Background: an optimization exercise with open tools, aiming at a short achievable clock period and few clock cycles. Do not read the settings as production practice.
Function was checked by simulation only, so behaviour that the tests miss may differ from the original.
Some runs may be left out. An edit can pass the tests and still lose a function that they never use.
Power and IR drop assume default switching activity.

--- design/flow/design.v ---
module ALU(operation, dataA, dataB, saida, zero, shamt, of);
	input [3:0] operation;
	input [4:0] shamt;
	input [31:0] dataA, dataB;
	output reg [31:0] saida;
	output zero;
	output reg of;
	always@(*)
	begin
		of = 0;
		case(operation[3:0])
			4'b0000:
			begin
				saida = dataA + dataB; 
				if(~dataA[31] && ~dataB[31] && saida[31])
					of = 1;
				else if(dataA[31] && dataB[31] && ~saida[31])
					of = 1;
			end
			4'b0001:
			begin
				saida = dataA - dataB;	
				if(~dataA[31] && dataB[31] && saida[31])
					of = 1;
				else if(dataA[31] && ~dataB[31] && ~saida[31])
					of = 1;
			end
			4'b0010: saida = dataA + 1;
			4'b0011: saida = dataA - 1;
			4'b0100: saida = dataA & dataB;
			4'b0101: saida = dataA | dataB;
			4'b0110: saida = dataA ^ dataB;
			4'b0111: saida = ~dataA;
			4'b1000: saida = dataA << shamt;
			4'b1001: saida = dataA >> shamt;
			4'b1010: saida = dataA < dataB ? 1 : 0;
			4'b1011: saida = dataA == dataB ? 1 : 0;
			4'b1100: saida = dataA > dataB ? 1 : 0;
			4'b1101: saida = dataA[15:0] * dataB[15:0];
			4'b1110:
			begin
				if(dataB == 32'd0)
				begin
					saida = 32'hFFFFFFFF;
					of = 1;
				end
				else
					saida = dataA / dataB;
			end
			4'b1111:
			begin
				if(dataB == 32'd0)
				begin
					saida = dataA;
					of = 1;
				end
				else
					saida = dataA % dataB;
			end
			default: saida = 32'b0;
		endcase
	end
	assign zero = (saida == 0);
endmodule
module ControlUnit(ready, opcode, halt, reset, sreg, smux5, smux16, smux32, smuxPC, salu, smem, sdisplay, smemtoreg);
	input [5:0] opcode;
	input ready;
	output reg halt, reset, sreg, smux5, smem, sdisplay, smemtoreg, smux32; 
	output reg [1:0] smux16;
	output reg [2:0] smuxPC;
	output reg [3:0] salu;
	always@(*)
	begin
		case(opcode)
			6'b000000:
			begin
				halt =0;
				reset =0;
				sreg =0;
				smux5 =0;
				smem =0;
				sdisplay =0;
				smemtoreg =0;
				smux32 =0;
				smux16 =2'b00;  
				smuxPC =3'b000;  
				salu =4'b0000;	  
			end
			6'b000001:
			begin
				halt =0;
				reset =0;
				sreg =1;
				smux5 =0;
				smem =0;
				sdisplay =0;
				smemtoreg =0;
				smux32 =0;
				smux16 =2'b00;  
				smuxPC =3'b000;  
				salu =4'b0000;	  
			end
			6'b000010:
			begin
				halt =0;
				reset =0;
				sreg =1;
				smux5 =1;
				smem =0;
				sdisplay =0;
				smemtoreg =0;
				smux32 =1;
				smux16 =2'b00;  
				smuxPC =3'b000;  
				salu =4'b0000;	  
			end
			6'b000011:
			begin
				halt =0;
				reset =0;
				sreg =1;
				smux5 =0;
				smem =0;
				sdisplay =0;
				smemtoreg =0;
				smux32 =0;
				smux16 =2'b00;  
				smuxPC =3'b000;  
				salu =4'b0010;	  
			end
			6'b000100:
			begin
				halt =0;
				reset =0;
				sreg =1;
				smux5 =0;
				smem =0;
				sdisplay =0;
				smemtoreg =0;
				smux32 =0;
				smux16 =2'b00;  
				smuxPC =3'b000;  
				salu =4'b0001;	  
			end
			6'b000101:
			begin
				halt =0;
				reset =0;
				sreg =1;
				smux5 =1;
				smem =0;
				sdisplay =0;
				smemtoreg =0;
				smux32 =1;
				smux16 =2'b00;  
				smuxPC =3'b000;  
				salu =4'b0001;	  
			end
			6'b000110:
			begin
				halt =0;
				reset =0;
				sreg =1;
				smux5 =0;
				smem =0;
				sdisplay =0;
				smemtoreg =0;
				smux32 =0;
				smux16 =2'b00;  
				smuxPC =3'b000;  
				salu =4'b0011;	  
			end
			6'b000111:
			begin
				halt =0;
				reset =0;
				sreg =1;
				smux5 =0;
				smem =0;
				sdisplay =0;
				smemtoreg =0;
				smux32 =0;
				smux16 =2'b00;  
				smuxPC =3'b000;  
				salu =4'b0100;	  
			end
			6'b001000:
			begin
				halt =0;
				reset =0;
				sreg =1;
				smux5 =0;
				smem =0;
				sdisplay =0;
				smemtoreg =0;
				smux32 =0;
				smux16 =2'b00;  
				smuxPC =3'b000;  
				salu =4'b0101;	  
			end
			6'b001001:
			begin
				halt =0;
				reset =0;
				sreg =1;
				smux5 =0;
				smem =0;
				sdisplay =0;
				smemtoreg =0;
				smux32 =0;
				smux16 =2'b00;  
				smuxPC =3'b000;  
				salu =4'b0110;	  
			end
			6'b001010:
			begin
				halt =0;
				reset =0;
				sreg =1;
				smux5 =0;
				smem =0;
				sdisplay =0;
				smemtoreg =0;
				smux32 =0;
				smux16 =2'b00;  
				smuxPC =3'b000;  
				salu =4'b0111;	  
			end
			6'b001011:
			begin
				halt =0;
				reset =0;
				sreg =1;
				smux5 =0;
				smem =0;
				sdisplay =0;
				smemtoreg =0;
				smux32 =0;
				smux16 =2'b00;  
				smuxPC =3'b000;  
				salu =4'b1111;	  
			end
			6'b001100:
			begin
				halt =0;
				reset =0;
				sreg =1;
				smux5 =0;
				smem =0;
				sdisplay =0;
				smemtoreg =0;
				smux32 =0;
				smux16 =2'b00;  
				smuxPC =3'b000;  
				salu =4'b1000;	  
			end
			6'b001101:
			begin
				halt =0;
				reset =0;
				sreg =1;
				smux5 =0;
				smem =0;
				sdisplay =0;
				smemtoreg =0;
				smux32 =0;
				smux16 =2'b00;  
				smuxPC =3'b000;  
				salu =4'b1001;	  
			end
			6'b001110:
			begin
				halt =0;
				reset =0;
				sreg =1;
				smux5 =0;
				smem =0;
				sdisplay =0;
				smemtoreg =0;
				smux32 =0;
				smux16 =2'b00;  
				smuxPC =3'b000;  
				salu =4'b1010;	  
			end
			6'b001111:
			begin
				halt =0;
				reset =0;
				sreg =1;
				smux5 =0;
				smem =0;
				sdisplay =0;
				smemtoreg =0;
				smux32 =0;
				smux16 =2'b00;  
				smuxPC =3'b000;  
				salu =4'b1100;	  
			end
			6'b010000:
			begin
				halt =0;
				reset =0;
				sreg =1;
				smux5 =0;
				smem =0;
				sdisplay =0;
				smemtoreg =0;
				smux32 =0;
				smux16 =2'b00;  
				smuxPC =3'b000;  
				salu =4'b1011;	  
			end
			6'b010001:
			begin
				halt =0;
				reset =0;
				sreg =0;
				smux5 =0;
				smem =0;
				sdisplay =0;
				smemtoreg =0;
				smux32 =0;
				smux16 =2'b00;  
				smuxPC =3'b001;  
				salu =4'b0001;	  
			end
			6'b010010:
			begin
				halt =0;
				reset =0;
				sreg =0;
				smux5 =0;
				smem =0;
				sdisplay =0;
				smemtoreg =0;
				smux32 =0;
				smux16 =2'b00;  
				smuxPC =3'b010;  
				salu =4'b0001;	  
			end
			6'b010011:
			begin
				halt =0;
				reset =0;
				sreg =0;
				smux5 =0;
				smem =0;
				sdisplay =0;
				smemtoreg =0;
				smux32 =0;
				smux16 =2'b00;  
				smuxPC =3'b011;  
				salu =4'b0000;	  
			end
			6'b010100:
			begin
				halt =0;
				reset =0;
				sreg =0;
				smux5 =0;
				smem =0;
				sdisplay =0;
				smemtoreg =0;
				smux32 =0;
				smux16 =2'b00;  
				smuxPC =3'b100;  
				salu =4'b0000;	  
			end
			6'b010101:
			begin
				halt =1;
				reset =0;
				sreg =0;
				smux5 =0;
				smem =0;
				sdisplay =0;
				smemtoreg =0;
				smux32 =0;
				smux16 =2'b00;  
				smuxPC =3'b000;  
				salu =4'b0000;	  
			end
			6'b010110:  
			begin
				if(ready==1)
					begin
					halt =0;
					reset =0;
					sreg =1;
					smux5 =1;
					smem =0;
					sdisplay =0;
					smemtoreg =0;
					smux32 =1;
					smux16 =2'b10;   
					smuxPC =3'b000;  
					salu =4'b0000;	  
					end
				else
					begin
						halt =1;
						reset =0;
						sreg =0;
						smux5 =0;
						smem =0;
						sdisplay =0;
						smemtoreg =0;
						smux32 =0;
						smux16 =2'b00;   
						smuxPC =3'b000;  
						salu =4'b0000;	  
					end
			end
			6'b010111:
			begin
				halt =0;
				reset =0;
				sreg =0;
				smux5 =0;
				smem =0;
				sdisplay =1;
				smemtoreg =0;
				smux32 =0;
				smux16 =2'b00;  
				smuxPC =3'b000;  
				salu =4'b0000;	  
			end
			6'b011000:
			begin
				halt =0;
				reset =0;
				sreg =1;
				smux5 =1;
				smem =0;
				sdisplay =0;
				smemtoreg =1;
				smux32 =1;
				smux16 =2'b00;  
				smuxPC =3'b000;  
				salu =4'b0000;	  
			end
			6'b011001:
			begin
				halt =0;
				reset =0;
				sreg =1;
				smux5 =1;
				smem =0;
				sdisplay =0;
				smemtoreg =0;
				smux32 =1;
				smux16 =2'b00;  
				smuxPC =3'b000;  
				salu =4'b0000;	  
			end
			6'b011010:
			begin
				halt =0;
				reset =0;
				sreg =1;
				smux5 =1;
				smem =0;
				sdisplay =0;
				smemtoreg =0;
				smux32 =1;
				smux16 =2'b01;  
				smuxPC =3'b000;  
				salu =4'b0000;	  
			end
			6'b011011:
			begin
				halt =0;
				reset =0;
				sreg =1;
				smux5 =0;
				smem =0;
				sdisplay =0;
				smemtoreg =0;
				smux32 =0;
				smux16 =2'b00;  
				smuxPC =3'b000;  
				salu =4'b1101;	  
			end
			6'b011100:
			begin
				halt =0;
				reset =0;
				sreg =1;
				smux5 =0;
				smem =0;
				sdisplay =0;
				smemtoreg =0;
				smux32 =0;
				smux16 =2'b00;  
				smuxPC =3'b000;  
				salu =4'b1110;	  
			end
			6'b011101:
			begin
				halt =0;
				reset =0;
				sreg =0;
				smux5 =1;
				smem =1;
				sdisplay =0;
				smemtoreg =0;
				smux32 =1;
				smux16 =2'b00;  
				smuxPC =3'b000;  
				salu =4'b0000;	  
			end
			default:
			begin
				halt =0;
				reset =1;
				sreg =0;
				smux5 =0;
				smem =0;
				sdisplay =0;
				smemtoreg =0;
				smux32 =0;
				smux16 =2'b00;  
				smuxPC =3'b000;  
				salu =4'b0000;	  
			end
		endcase
	end
endmodule 
module DataMem(clk, writeflag, address, datain, dataout, displayflag, display);
	input writeflag, clk, displayflag;
	input[31:0] address;
	input[31:0] datain;
	output [31:0] dataout, display;
	reg[31:0] mem[9:0];
	reg[31:0] displayreg;
	wire inrange;
	assign inrange = (address < 32'd10);
	always@(posedge clk)
	begin
		if(writeflag && inrange)
			mem[address[3:0]] <= datain;
		if(displayflag)
			displayreg <= datain;
	end
	assign dataout = inrange ? mem[address[3:0]] : 32'd0;
	assign display = displayreg;
endmodule
module PC(inaddress, outaddress, halt, clk, reset, rst);
  input clk, reset, rst;
  input[15:0] inaddress;
  input halt;
  reg [15:0] novo;
  output reg [15:0] outaddress;
	always@(*)
	begin
		novo = inaddress;
	end
  always@(posedge clk)
  begin
    if(rst)
      outaddress <= 0;
    else if(halt)
      begin  
      end
    else if(reset)
      outaddress <= 0;
    else
      outaddress <= novo;
  end
endmodule
module RegBank(readregA, readregB, writereg, writedata, writeflag, dataA, dataB, clk);
	input [4:0] readregA, readregB, writereg;
	input writeflag, clk;
	input [31:0] writedata;
	output [31:0] dataA, dataB;
	reg [31:0] REGS [31:0];
	always@(posedge clk)
	begin
		if(writeflag)
			REGS[writereg] <= writedata;
		REGS[0] <= 32'b0;
	end
	assign	dataA = REGS[readregA];
	assign	dataB = REGS[readregB];
endmodule 
module MuxPC(zero, control, branch, jimmediate, jreg, PCin, PCout);
  input zero;
  input[2:0] control;
  input[31:0] branch, jimmediate, jreg;
  input [15:0] PCin;
  reg [15:0] in;
  output reg[15:0] PCout;
  always@(*)
  begin
    in = PCin + 16'd1;
    case(control)
      default:  
      begin
			PCout = in;
      end
      3'b001:  
      begin
			if(zero)
				PCout = in + branch[15:0];
			else
				PCout = in;
      end
      3'b010:  
      begin
			if(~zero)
				PCout = in + branch[15:0];
			else
				PCout = in;
      end
      3'b011:  
      begin
			PCout = jimmediate[15:0];
      end
      3'b100:  
      begin
			PCout = jreg[15:0];
      end
    endcase
	end
endmodule
module Mux16(flag, PC, switches, immediate, out);
	input[1:0] flag;
	input[15:0] PC;
	input[15:0] switches, immediate;
	output reg[15:0] out;
always@(*)
	begin
	case(flag)
		default:  
			out = immediate;
		2'b01:  
			out = PC;
		2'b10:  
			out = switches;
		endcase
  end
endmodule
module Mux32(flag, dataA, dataB, out);
	input flag;
	input[31:0] dataA, dataB;
	output reg[31:0] out;
	always@(*)
	begin
		if(flag)
			out = dataB;
		else
			out = dataA;
	end
endmodule
module Mux5(flag, dataA, dataB, out);
	input flag;
	input[4:0] dataA, dataB;
	output reg[4:0] out;
	always@(*)
	begin
		if(flag)
				out = dataB;
		else
				out = dataA;
	end
endmodule 
module SE16(datain, dataout);
	input[15:0] datain;
	output reg[31:0] dataout;
	always@(*)
	begin
		if(datain[15])
			dataout = {{16{1'b1}},datain};
		else
			dataout = {{16{1'b0}},datain};
	end
endmodule 
module SE26(datain, dataout);
	input[25:0] datain;
	output reg[31:0] dataout;
	always@(*)
	begin
		if(datain[25])
			dataout = {{6{1'b1}},datain};
		else
			dataout = {{6{1'b0}},datain};
	end
endmodule 
module Display (Entrada, Saida);
input [3:0] Entrada;
output reg [6:0] Saida;
always@(*)
	begin
		case (Entrada)
			4'b0000: Saida = 7'b0000001;
			4'b0001: Saida = 7'b1001111;
			4'b0010: Saida = 7'b0010010;
			4'b0011: Saida = 7'b0000110;
			4'b0100: Saida = 7'b1001100;
			4'b0101: Saida = 7'b0100100;
			4'b0110: Saida = 7'b0100000;
			4'b0111: Saida = 7'b0001111;
			4'b1000: Saida = 7'b0000000;
			4'b1001: Saida = 7'b0001100;
			default: Saida = 7'b1111111;
		endcase
	end
endmodule 
module bin_bcd(in, centena, dezena, unidade, negative);
  input [7:0] in;
  reg [7:0] in2;
  output reg [3:0] centena, dezena, unidade;
  output reg negative;
  integer i;
  always@(*)
  begin
      if(in[7])
		begin
		  in2 = ~in + 1;
		  negative = 0;
		end
	  else
		begin
		  in2 = in;
		  negative = 1;
		end
	  centena = 4'd0;
	  dezena = 4'd0;
	  unidade = 4'd0;
	  for(i=7; i>=0; i=i-1)
	  begin
	  if(centena >= 5)
		centena = centena + 4'd3;
	  if(dezena >= 5)
		dezena = dezena + 4'd3;
	  if(unidade >= 5)
	    unidade = unidade + 4'd3;
	  centena = centena << 1;
	  centena[0] = dezena[3];
	  dezena = dezena << 1;
	  dezena[0] = unidade[3];
	  unidade = unidade << 1;
	  unidade[0] = in2[i];
	end
  end
endmodule
module OutputModule(in, out1, out2, out3, negative);
	input [32:0] in;
	wire [3:0] centena, dezena, unidade;
	output wire [6:0] out1, out2, out3;
	output wire negative;
	bin_bcd translate(.in(in[7:0]), .centena(centena), .dezena(dezena), .unidade(unidade), .negative(negative));
	Display d1(.Entrada(centena), .Saida(out1));
	Display d2(.Entrada(dezena), .Saida(out2));
	Display d3(.Entrada(unidade), .Saida(out3));
endmodule 
module CPU(clock, rst, ready, switches, imem_addr, imem_data, in_ack, out_valid, out_data, out1, out2, out3, negative, of, halted);
	input rst, ready, clock;
	wire	clk;
	wire	halt, reset, sreg, smux5, smem, sdisplay, smemtoreg, smux32;
	wire	wreg, wmem, wdisp;
	wire [1:0] smux16;
	wire [2:0] smuxPC;
	wire [3:0] salu;
	wire [15:0] newpc;
	input [15:0] switches;
	wire [15:0] pc_instmem;
	wire [31:0] mux32_alu;
	wire [31:0] inst;
	wire [4:0] mux5_reg;
	wire [15:0] mux16_se16;
	wire [31:0] se26_muxpc, se16_muxpc;
	wire [31:0] saidaalu;
	wire [31:0] A, B;
	wire [31:0] mem_muxMemtoreg;
	wire [31:0] muxMemtoreg_reg;
	wire [31:0] display;
	wire zero, aluof;
	output wire [6:0] out1, out2, out3;
	output wire negative;
	output reg of;
	output reg out_valid;
	output wire [31:0] out_data;
	output wire [15:0] imem_addr;
	input [31:0] imem_data;
	output wire in_ack, halted;
	reg ofacc;
	assign clk = clock;
	assign inst = imem_data;
	assign imem_addr = pc_instmem;
	assign wreg = sreg & ~rst;
	assign wmem = smem & ~rst;
	assign wdisp = sdisplay & ~rst;
	assign in_ack = (inst[31:26] == 6'b010110) & ready & ~rst;
	assign halted = (inst[31:26] == 6'b010101);
	assign out_data = display;
	PC instPC(.inaddress(newpc), .outaddress(pc_instmem), .halt(halt), .clk(clk), .reset(reset), .rst(rst));
	ControlUnit instControlUnit(.ready(ready), .opcode(inst[31:26]), .halt(halt), .reset(reset), .sreg(sreg), .smux5(smux5), .smux16(smux16), .smux32(smux32), .smuxPC(smuxPC), .salu(salu), .smem(smem), .sdisplay(sdisplay), .smemtoreg(smemtoreg));
	Mux5 instMux5(.flag(smux5), .dataA(inst[15:11]), .dataB(inst[20:16]), .out(mux5_reg));
	Mux16 instMux16(.flag(smux16), .PC(pc_instmem), .switches(switches), .immediate(inst[15:0]), .out(mux16_se16));
	Mux32 instMux32(.flag(smux32), .dataA(B), .dataB(se16_muxpc), .out(mux32_alu));
	RegBank instRegBank(.writeflag(wreg), .writedata(muxMemtoreg_reg), .clk(clk), .readregA(inst[25:21]),
						.readregB(inst[20:16]), .writereg(mux5_reg), .dataA(A),
						.dataB(B));
	SE26 instSE26(.datain(inst[25:0]), .dataout(se26_muxpc));
	SE16 instSE16(.datain(mux16_se16), .dataout(se16_muxpc));
	ALU instALU(.operation(salu), .dataA(A), .dataB(mux32_alu), .saida(saidaalu), .zero(zero), .shamt(inst[10:6]), .of(aluof));
	DataMem instDataMem(.clk(clk), .writeflag(wmem), .address(saidaalu), .datain(B), .dataout(mem_muxMemtoreg), .displayflag(wdisp), .display(display));
	Mux32 Memtoreg(.flag(smemtoreg), .dataA(saidaalu), .dataB(mem_muxMemtoreg), .out(muxMemtoreg_reg));
	MuxPC instMuxPC(.zero(zero), .control(smuxPC), .branch(se16_muxpc), .jimmediate(se26_muxpc), .jreg(A), .PCin(pc_instmem), .PCout(newpc));
	OutputModule instOutputModule(.in({1'b0, display}), .out1(out1), .out2(out2), .out3(out3), .negative(negative));
	always@(posedge clk)
	begin
		if(rst)
		begin
			ofacc <= 1'b0;
			of <= 1'b0;
			out_valid <= 1'b0;
		end
		else
		begin
			out_valid <= wdisp;
			if(wdisp)
			begin
				of <= ofacc;
				ofacc <= 1'b0;
			end
			else if(wreg)
				ofacc <= ofacc | aluof;
		end
	end
endmodule
--- design/flow/run.sh ---
#!/bin/bash
# synth_recipe.tcl (not shown) runs the flow's synth.tcl, then flattens the netlist and writes it again
# the make line also repeats each setting of config.mk as NAME=value (left out here)
make -C /OpenROAD-flow-scripts/flow DESIGN_CONFIG=/design/flow/config.mk WORK_HOME=/design/flow/orfs CLKGATE_MAP_FILE= SYNTH_SCRIPT=/design/flow/synth_recipe.tcl finish
--- design/flow/config.mk ---
export PLATFORM = sky130hd
export DESIGN_NAME = CPU
export DESIGN_NICKNAME = CPU
export VERILOG_FILES = /design/flow/design.v
export SDC_FILE = /design/flow/constraint.sdc
export NUM_CORES = 4
export LEC_CHECK = 0
export CAP_MARGIN = 20
export CORE_MARGIN = 2
export CORE_UTILIZATION = 40
export SLEW_MARGIN = 20
--- design/flow/constraint.sdc ---
create_clock -name core_clock -period 100.0 [get_ports {clock}]
set_input_delay 20.0000 -clock core_clock [delete_from_list [all_inputs] [get_ports {clock}]]
set_output_delay 20.0000 -clock core_clock [all_outputs]
set_load 0.01 [all_outputs]
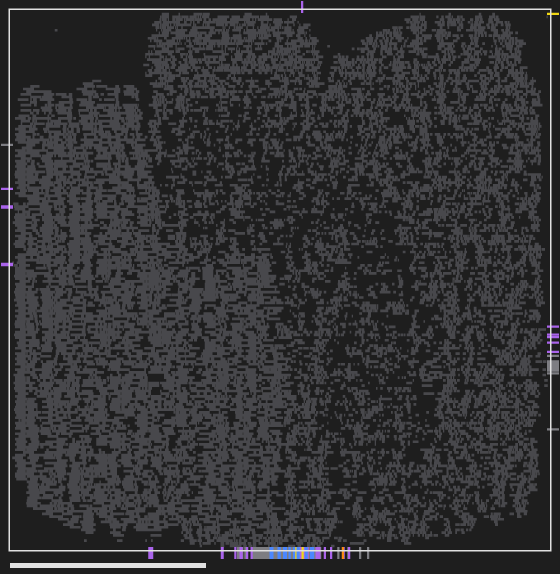
**Above:** run 1 (I/O pins on the die edge).
Scale bar: 200 um. Pins as bars across the die edge, other pins in gray.
| color | port | pins | direction | edge |
|---|---|---|---|---|
| yellow | out1 | 7 | output | 6 bottom, 1 right |
| blue | switches | 16 | input | bottom |
| orange | ready | 1 | input | bottom |
| purple | imem_data | 32 | input | 21 bottom, 5 left, 5 right, 1 top |
all pins by edge: 101 bottom, 17 right, 6 left, 1 top

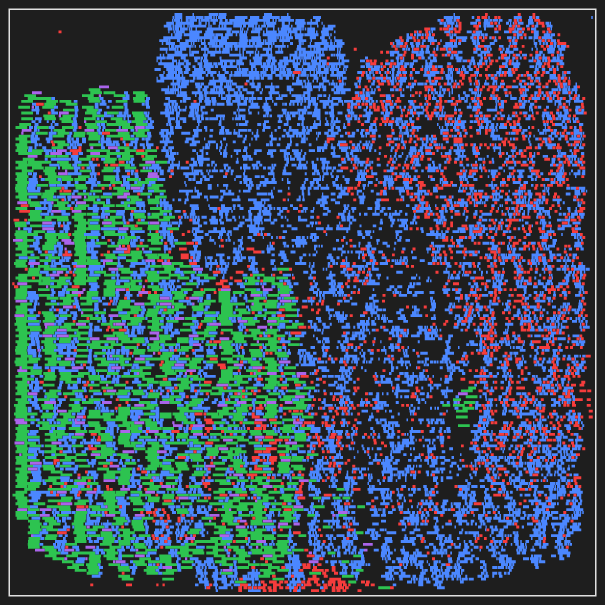
**Above:** run 1 (cell classes on the final placement).
| color | class | cells | share of their area |
|---|---|---|---|
| red | remaining buffers and delay cells | 2450 | 14% |
| blue | remaining logic cells | 10012 | 54% |
| green | registers | 1363 | 29% |
| purple | clock drivers and dummy loads | 260 | 3.3% |

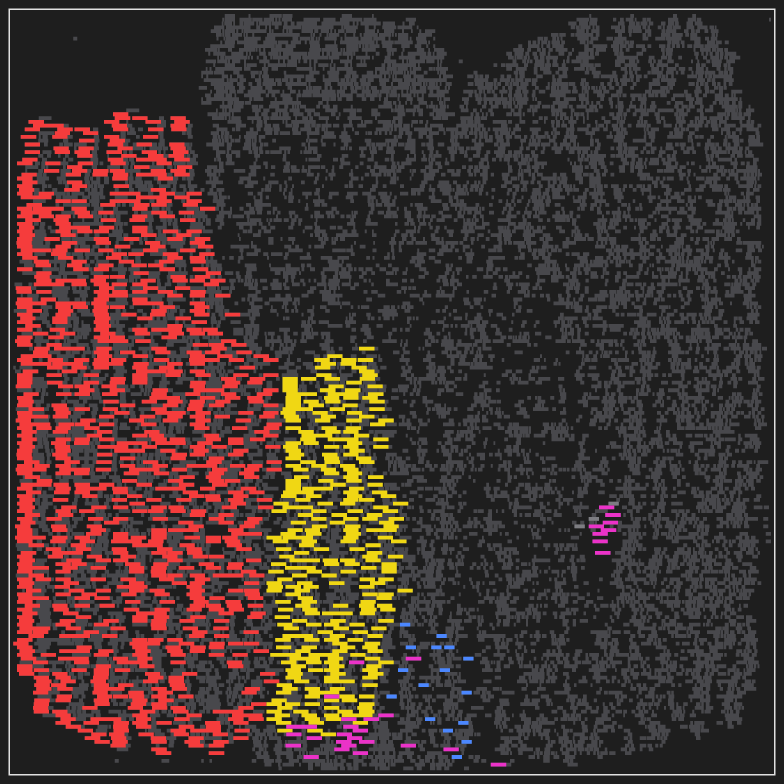
**Above:** run 1 (sequential cells grouped by signal name).
| color | netlist name | sequential cells |
|---|---|---|
| red | instRegBank.REGS | 992 |
| magenta | instDataMem.displayreg | 32 |
| blue | instPC.outaddress | 16 |
| yellow | instDataMem.mem | 320 |
not colored: 3

==> results.json, run 1 <==
{
  "syn-cell-area_um2": 119000,
  "period_share_pct": 97.6,
  "switching_share_pct": 50.1,
  "insertedDiodeCount": 62,
  "cts_buffers": 143,
  "hpwl_mm": 522,
  "routabilityCongestion": 1.16,
  "place_inst": 17725,
  "drtIter0Drc": 17196,
  "io_pins": 125,
  "crit_cells": 359,
  "p_int_uw": 2280,
  "grt.met3_usage_pct": 13.6,
  "wl_per_cell_um": 38.0,
  "final_common_cell": "buf_4",
  "hold_slack_ps": 477,
  "die_x_um": 550,
  "place_area_um2": 141000,
  "layout-drive-gt1-share_pct": 24.8,
  "cts-root-buf": "clkbuf_16",
  "finalSetupViolCount": 0,
  "p_comb_uw": 3330,
  "min_delay_path_depth": 2,
  "io_buffers": 123,
  "endpoint_kind": "flop",
  "buffer_area_share_pct": 13.4,
  "outcome": "timing/DRC/antenna clean",
  "seq_area_um2": 40700,
  "power-top-group": "combinational logic",
  "fin_crit_ps": 97580,
  "grt_usage_pct": 44.1,
  "multi_input_cells": 9469,
  "fin_total_pwr_uw": 4570,
  "multi_input_area_um2": 75200
}
Testbench counts for the RTL of run 1, summed over its fixed seeds: cycles 26,534.
**Run 1: placement view**

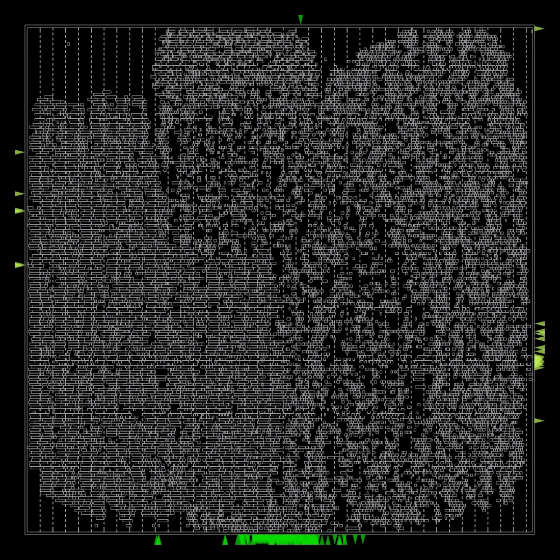

--- run 2 (changed files replaced; the others as in run 1) ---
==> design/flow/design.v <==
module DivSteps #(parameter HI = 31, parameter LO = 0) (b, rin, rout, qout);
	input [31:0] b, rin;
	output [31:0] rout;
	output [HI:LO] qout;
	wire [31:0] rr [LO:HI+1];
	assign rr[HI+1] = rin;
	genvar i;
	generate
		for (i = HI; i >= LO; i = i - 1) begin : st
			wire hz;
			wire [32-i:0] d;
			if (i == 0) assign hz = 1'b1;
			else assign hz = ~|b[31:32-i];
			assign d = {1'b0, rr[i+1][31:i]} - {1'b0, b[31-i:0]};
			assign qout[i] = hz & ~d[32-i];
			if (i == 0) assign rr[i] = qout[i] ? d[31:0] : rr[i+1];
			else assign rr[i] = qout[i] ? {d[31-i:0], rr[i+1][i-1:0]} : rr[i+1];
		end
	endgenerate
	assign rout = rr[LO];
endmodule
module Display (Entrada, Saida);
input [3:0] Entrada;
output reg [6:0] Saida;
always@(*)
	begin
		case (Entrada)
			4'b0000: Saida = 7'b0000001;
			4'b0001: Saida = 7'b1001111;
			4'b0010: Saida = 7'b0010010;
			4'b0011: Saida = 7'b0000110;
			4'b0100: Saida = 7'b1001100;
			4'b0101: Saida = 7'b0100100;
			4'b0110: Saida = 7'b0100000;
			4'b0111: Saida = 7'b0001111;
			4'b1000: Saida = 7'b0000000;
			4'b1001: Saida = 7'b0001100;
			default: Saida = 7'b1111111;
		endcase
	end
endmodule 
module bin_bcd(in, centena, dezena, unidade, negative);
  input [7:0] in;
  reg [7:0] in2;
  output reg [3:0] centena, dezena, unidade;
  output reg negative;
  integer i;
  always@(*)
  begin
      if(in[7])
		begin
		  in2 = ~in + 1;
		  negative = 0;
		end
	  else
		begin
		  in2 = in;
		  negative = 1;
		end
	  centena = 4'd0;
	  dezena = 4'd0;
	  unidade = 4'd0;
	  for(i=7; i>=0; i=i-1)
	  begin
	  if(centena >= 5)
		centena = centena + 4'd3;
	  if(dezena >= 5)
		dezena = dezena + 4'd3;
	  if(unidade >= 5)
	    unidade = unidade + 4'd3;
	  centena = centena << 1;
	  centena[0] = dezena[3];
	  dezena = dezena << 1;
	  dezena[0] = unidade[3];
	  unidade = unidade << 1;
	  unidade[0] = in2[i];
	end
  end
endmodule
module OutputModule(in, out1, out2, out3, negative);
	input [32:0] in;
	wire [3:0] centena, dezena, unidade;
	output wire [6:0] out1, out2, out3;
	output wire negative;
	bin_bcd translate(.in(in[7:0]), .centena(centena), .dezena(dezena), .unidade(unidade), .negative(negative));
	Display d1(.Entrada(centena), .Saida(out1));
	Display d2(.Entrada(dezena), .Saida(out2));
	Display d3(.Entrada(unidade), .Saida(out3));
endmodule 
module CPU(clock, rst, ready, switches, imem_addr, imem_data, in_ack, out_valid, out_data, out1, out2, out3, negative, of, halted);
	input clock, rst, ready;
	input [15:0] switches;
	output [15:0] imem_addr;
	input [31:0] imem_data;
	output in_ack;
	output reg out_valid;
	output [31:0] out_data;
	output reg [6:0] out1, out2, out3;
	output reg negative;
	output reg of;
	output halted;
	reg [31:0] ir;         
	reg [15:0] pc;         
	reg is_in, is_halt;    
	reg [31:0] rf [1:31];
	reg [31:0] dm [0:9];
	reg [31:0] disp;
	reg ofacc;
	reg dv1, dv2, dv3, dm1, dm2, dm3;
	reg [4:0] dd1, dd2, dd3;
	reg [31:0] db1, db2, db3, dr1, dr2, dr3;
	reg [31:22] dq1;
	reg [31:15] dq2;
	reg [31:7] dq3;
	wire [5:0] op = ir[31:26];
	wire [4:0] rs = ir[25:21];
	wire [4:0] rt = ir[20:16];
	wire [4:0] rd = ir[15:11];
	wire [4:0] sh = ir[10:6];
	wire [15:0] imm = ir[15:0];
	wire [31:0] simm = {{16{imm[15]}}, imm};
	wire [31:0] A = (rs == 5'd0) ? 32'd0 : rf[rs];
	wire [31:0] B = (rt == 5'd0) ? 32'd0 : rf[rt];
	wire eq = (A == B);
	wire [15:0] pc1 = pc + 16'd1;
	wire [15:0] br = pc1 + imm;
	reg [15:0] npc;
	always @(*) begin
		case (op)
			6'd17: npc = eq ? br : pc1;
			6'd18: npc = eq ? pc1 : br;
			6'd19: npc = imm;
			6'd20: npc = A[15:0];
			default: npc = (op >= 6'd30) ? 16'd0 : pc1;
		endcase
	end
	assign imem_addr = rst ? 16'd0 : npc;
	wire [31:0] bsel = (op == 6'd1 || op == 6'd4) ? B : (op == 6'd26) ? {{16{pc[15]}}, pc} : simm;
	wire sub = (op == 6'd4) || (op == 6'd5);
	wire [31:0] bx = sub ? ~bsel : bsel;
	wire [31:0] sum = A + bx + {31'd0, sub};
	wire addof = (A[31] == bx[31]) && (sum[31] != A[31]);
	wire [31:0] ssw = {{16{switches[15]}}, switches};
	wire [31:0] insum = A + ssw;
	wire inof = (A[31] == ssw[31]) && (insum[31] != A[31]);
	wire inrange = (sum < 32'd10);
	wire [31:0] ld = inrange ? dm[sum[3:0]] : 32'd0;
	wire [31:0] prod = A[15:0] * B[15:0];
	wire bz = (B == 32'd0);
	wire divop = (op == 6'd11) || (op == 6'd28);
	reg [31:0] res;
	reg wrop, fl, dst_rt, use_rs, use_rt;
	always @(*) begin
		res = sum; wrop = 1'b1; fl = 1'b0; dst_rt = 1'b0; use_rs = 1'b1; use_rt = 1'b0;
		case (op)
			6'd1, 6'd4: begin fl = addof; use_rt = 1'b1; end
			6'd2, 6'd25, 6'd5: begin fl = addof; dst_rt = 1'b1; end
			6'd26: begin fl = addof; dst_rt = 1'b1; end
			6'd3: res = A + 32'd1;
			6'd6: res = A - 32'd1;
			6'd7: begin res = A & B; use_rt = 1'b1; end
			6'd8: begin res = A | B; use_rt = 1'b1; end
			6'd9: begin res = A ^ B; use_rt = 1'b1; end
			6'd10: res = ~A;
			6'd11, 6'd28: begin fl = bz; use_rt = 1'b1; end
			6'd12: res = A << sh;
			6'd13: res = A >> sh;
			6'd14: begin res = {31'd0, A < B}; use_rt = 1'b1; end
			6'd15: begin res = {31'd0, A > B}; use_rt = 1'b1; end
			6'd16: begin res = {31'd0, eq}; use_rt = 1'b1; end
			6'd22: begin res = insum; fl = inof; dst_rt = 1'b1; wrop = ready; end
			6'd24: begin res = ld; fl = addof; dst_rt = 1'b1; end
			6'd27: begin res = prod; use_rt = 1'b1; end
			default: begin
				wrop = 1'b0;
				use_rs = (op == 6'd17) || (op == 6'd18) || (op == 6'd20) || (op == 6'd23) || (op == 6'd29);
				use_rt = (op == 6'd17) || (op == 6'd18) || (op == 6'd23) || (op == 6'd29);
			end
		endcase
	end
	wire [4:0] wa = dst_rt ? rt : rd;
	wire wrdst = wrop || (op == 6'd22);
	wire own1 = dv1 && ((use_rs && rs == dd1) || (use_rt && rt == dd1) || (wrdst && !divop && wa == dd1));
	wire own2 = dv2 && ((use_rs && rs == dd2) || (use_rt && rt == dd2) || (wrdst && !divop && wa == dd2));
	wire own3 = dv3 && ((use_rs && rs == dd3) || (use_rt && rt == dd3) || (wrdst && !divop && wa == dd3));
	wire dv_wait = own1 || own2 || own3;
	wire dv_start = divop && rd != 5'd0 && !dv_wait;
	wire [31:0] r1, r2, r3, r4;
	wire [31:22] q1;
	wire [21:15] q2;
	wire [14:7] q3;
	wire [6:0] q4;
	DivSteps #(.HI(31), .LO(22)) ds1(.b(B), .rin(A), .rout(r1), .qout(q1));
	DivSteps #(.HI(21), .LO(15)) ds2(.b(db1), .rin(dr1), .rout(r2), .qout(q2));
	DivSteps #(.HI(14), .LO(7)) ds3(.b(db2), .rin(dr2), .rout(r3), .qout(q3));
	DivSteps #(.HI(6), .LO(0)) ds4(.b(db3), .rin(dr3), .rout(r4), .qout(q4));
	wire [6:0] d1, d2, d3;
	wire dneg;
	OutputModule om(.in({1'b0, B}), .out1(d1), .out2(d2), .out3(d3), .negative(dneg));
	wire hold = is_halt || (is_in && !ready) || dv_wait;
	wire go = !rst && !dv_wait;
	wire is_out = (op == 6'd23);
	wire is_sw = (op == 6'd29);
	wire rfwe = go && wrop && !divop && wa != 5'd0;
	assign in_ack = is_in & ready & ~rst & ~dv_wait;
	assign halted = is_halt;
	assign out_data = disp;
	always @(posedge clock) begin
		if (rst) begin
			ir <= imem_data;
			pc <= 16'd0;
			is_in <= (imem_data[31:26] == 6'd22);
			is_halt <= (imem_data[31:26] == 6'd21);
		end else if (!hold) begin
			ir <= imem_data;
			pc <= npc;
			is_in <= (imem_data[31:26] == 6'd22);
			is_halt <= (imem_data[31:26] == 6'd21);
		end
	end
	always @(posedge clock) begin
		if (rst) begin
			dv1 <= 1'b0;
			dv2 <= 1'b0;
			dv3 <= 1'b0;
		end else begin
			dv1 <= go && dv_start;
			dv2 <= dv1;
			dv3 <= dv2;
		end
		dm1 <= (op == 6'd11); dd1 <= rd; db1 <= B; dr1 <= r1; dq1 <= q1;
		dm2 <= dm1; dd2 <= dd1; db2 <= db1; dr2 <= r2; dq2 <= {dq1, q2};
		dm3 <= dm2; dd3 <= dd2; db3 <= db2; dr3 <= r3; dq3 <= {dq2, q3};
	end
	wire [31:0] dv_res = dm3 ? r4 : {dq3, q4};
	wire dv_we = dv3;
	integer k;
	always @(posedge clock) begin
		for (k = 1; k < 32; k = k + 1) begin
			if (rfwe && wa == k) rf[k] <= res;
			else if (dv_we && dd3 == k) rf[k] <= dv_res;
		end
		if (go && is_sw && inrange)
			for (k = 0; k < 10; k = k + 1)
				if (sum[3:0] == k) dm[k] <= B;
		if (go && is_out) begin
			disp <= B;
			out1 <= d1; out2 <= d2; out3 <= d3; negative <= dneg;
		end
	end
	always @(posedge clock) begin
		if (rst) begin
			ofacc <= 1'b0;
			of <= 1'b0;
			out_valid <= 1'b0;
		end else begin
			out_valid <= go && is_out;
			if (go && is_out) begin
				of <= ofacc;
				ofacc <= 1'b0;
			end else if (go && wrop)
				ofacc <= ofacc | fl;
		end
	end
endmodule
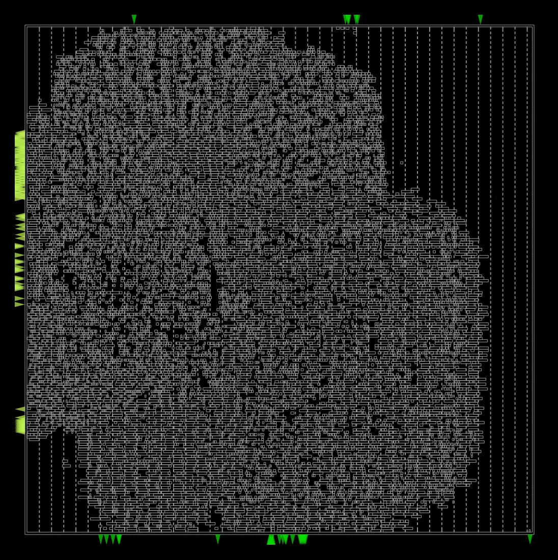
**Above:** run 2 (placement view).
Seq area share: 32.5%
non-filler instance count after layout: 18469

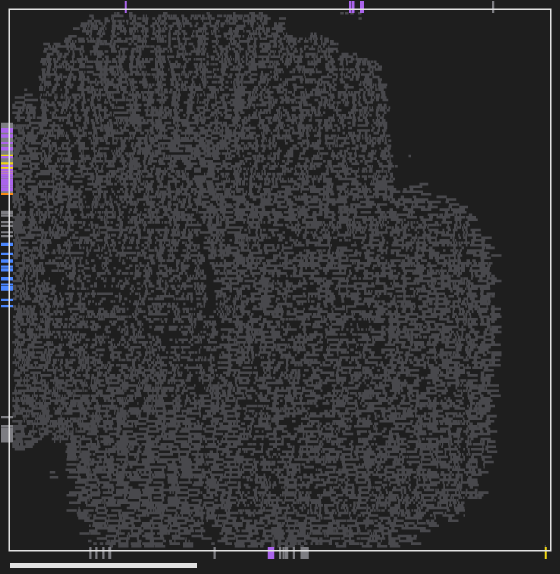
**Above:** run 2 (I/O pins on the die edge).
Scale bar: 200 um. Pins as bars across the die edge, other pins in gray.
| color | port | pins | direction | edge |
|---|---|---|---|---|
| purple | imem_data | 32 | input | 21 left, 6 top, 5 bottom |
| blue | switches | 16 | input | left |
| yellow | out1 | 7 | output | 6 left, 1 bottom |
| orange | ready | 1 | input | left |
all pins by edge: 92 left, 26 bottom, 7 top

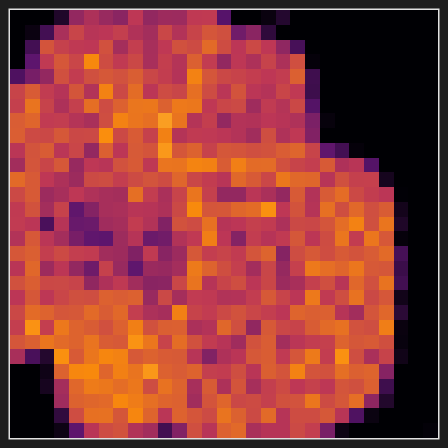
**Above:** run 2 (local utilization).
The die is cut into 29 by 29 equal tiles; black is low, pale yellow is high, 0 to 100% covered.
mean over tiles: 43%
tiles over 75% full: 1.1%
nearly empty tiles: 19%
emptiest ninth of the die: top right

==> run 2 against run 1 <==
  * Clock power increased by 32%
  * Synthesized area grew 9.9%
  * Global-route usage shrank 6.4 points
  * Die area grew 9.9%
  * Worst hold slack got worse by 210 ps
  * Clock skew rose by 78 ps
  * Non-clock buffer count decreased by 1798
  * Power grew 13%
  * Setup slack improved by 55000 ps
  * Design area down 0.73%
  * Routed wire length fell by 5.0%
  * Critical endpoint is now in_ack
  * Largest power group unchanged
==> results.json, run 2 <==
{
  "outcome": "timing/DRC/antenna clean",
  "insertedDiodeCount": 79,
  "cts-root-buf": "clkbuf_16",
  "io_pins": 125,
  "io_buffers": 123,
  "yosys.area_share.simple_pct": 16.1,
  "endpoint_kind": "output port",
  "min_delay_path_depth": 0,
  "wl_per_cell_um": 35.3,
  "hold_slack_ps": 264,
  "core_um2": 327000,
  "p_comb_uw": 3590,
  "fin_crit_ps": 42310,
  "core.rowCount": 210,
  "switching_share_pct": 49.5,
  "place_inst": 18042,
  "fin_total_pwr_uw": 5190,
  "final_common_cell": "edfxtp_1",
  "p_int_uw": 2620,
  "power-top-group": "combinational logic",
  "crit_end": "in_ack",
  "synthMuxAreaShare_pct": 9.02,
  "ys_ff_latch": 1682,
  "cts_tree": "done",
  "crit_cells": 4,
  "hpwl_mm": 433,
  "buffer_area_share_pct": 3.66,
  "period_share_pct": 42.3,
  "multi_input_cells": 10627,
  "syn-cell-area_um2": 131000,
  "grt_usage_pct": 37.7,
  "cts_buffers": 189,
  "grt.met3_usage_pct": 16.3,
  "multi_input_area_um2": 78900,
  "cellLeakagePower_uw": 0.0579,
  "die_x_um": 576,
  "grt_max_degree": 109,
  "pwr-share-seq_pct": 16.8,
  "seq_area_um2": 47700,
  "drtIter0Drc": 23119,
  "layout-drive-gt1-share_pct": 11.3,
  "routabilityCongestion": 1.05
}
Testbench counts for the RTL of run 2, summed over its fixed seeds: cycles 26,720.

afterwards: timing with drivers on the ports:
The results above use ideal ports. As a check the final layouts listed here were re-extracted and re-timed, cells and wires unchanged.
Step 1, drivers: a clkbuf_16 drives clock and a buf_2 each remaining input, both assumed.
Step 2, shift: input delay + t, output delay - t, t = (earliest + latest rising clock arrival at the registers) / 2. This alone moves slack from input paths to output paths.
a / b / c = ideal / step 1 / step 2; a / b = the first two.
run | t, ns | setup WS [ns] | worst hold slack (ns) | clock arrival spread, ns
run 1 | 0.878 | 2.416 / 2.473 / 1.595 | 0.477 / 0.477 / 0.477 | 0.070 / 0.070
run 2 | 1.011 | 57.687 / 57.663 / 57.663 | 0.264 / 0.264 / 0.264 | 0.149 / 0.148
After both steps setup and hold are still met in every run listed. The setup slack of run 1, which loses most, moves by +0.057 ns with the drivers and by -0.821 ns with both steps.
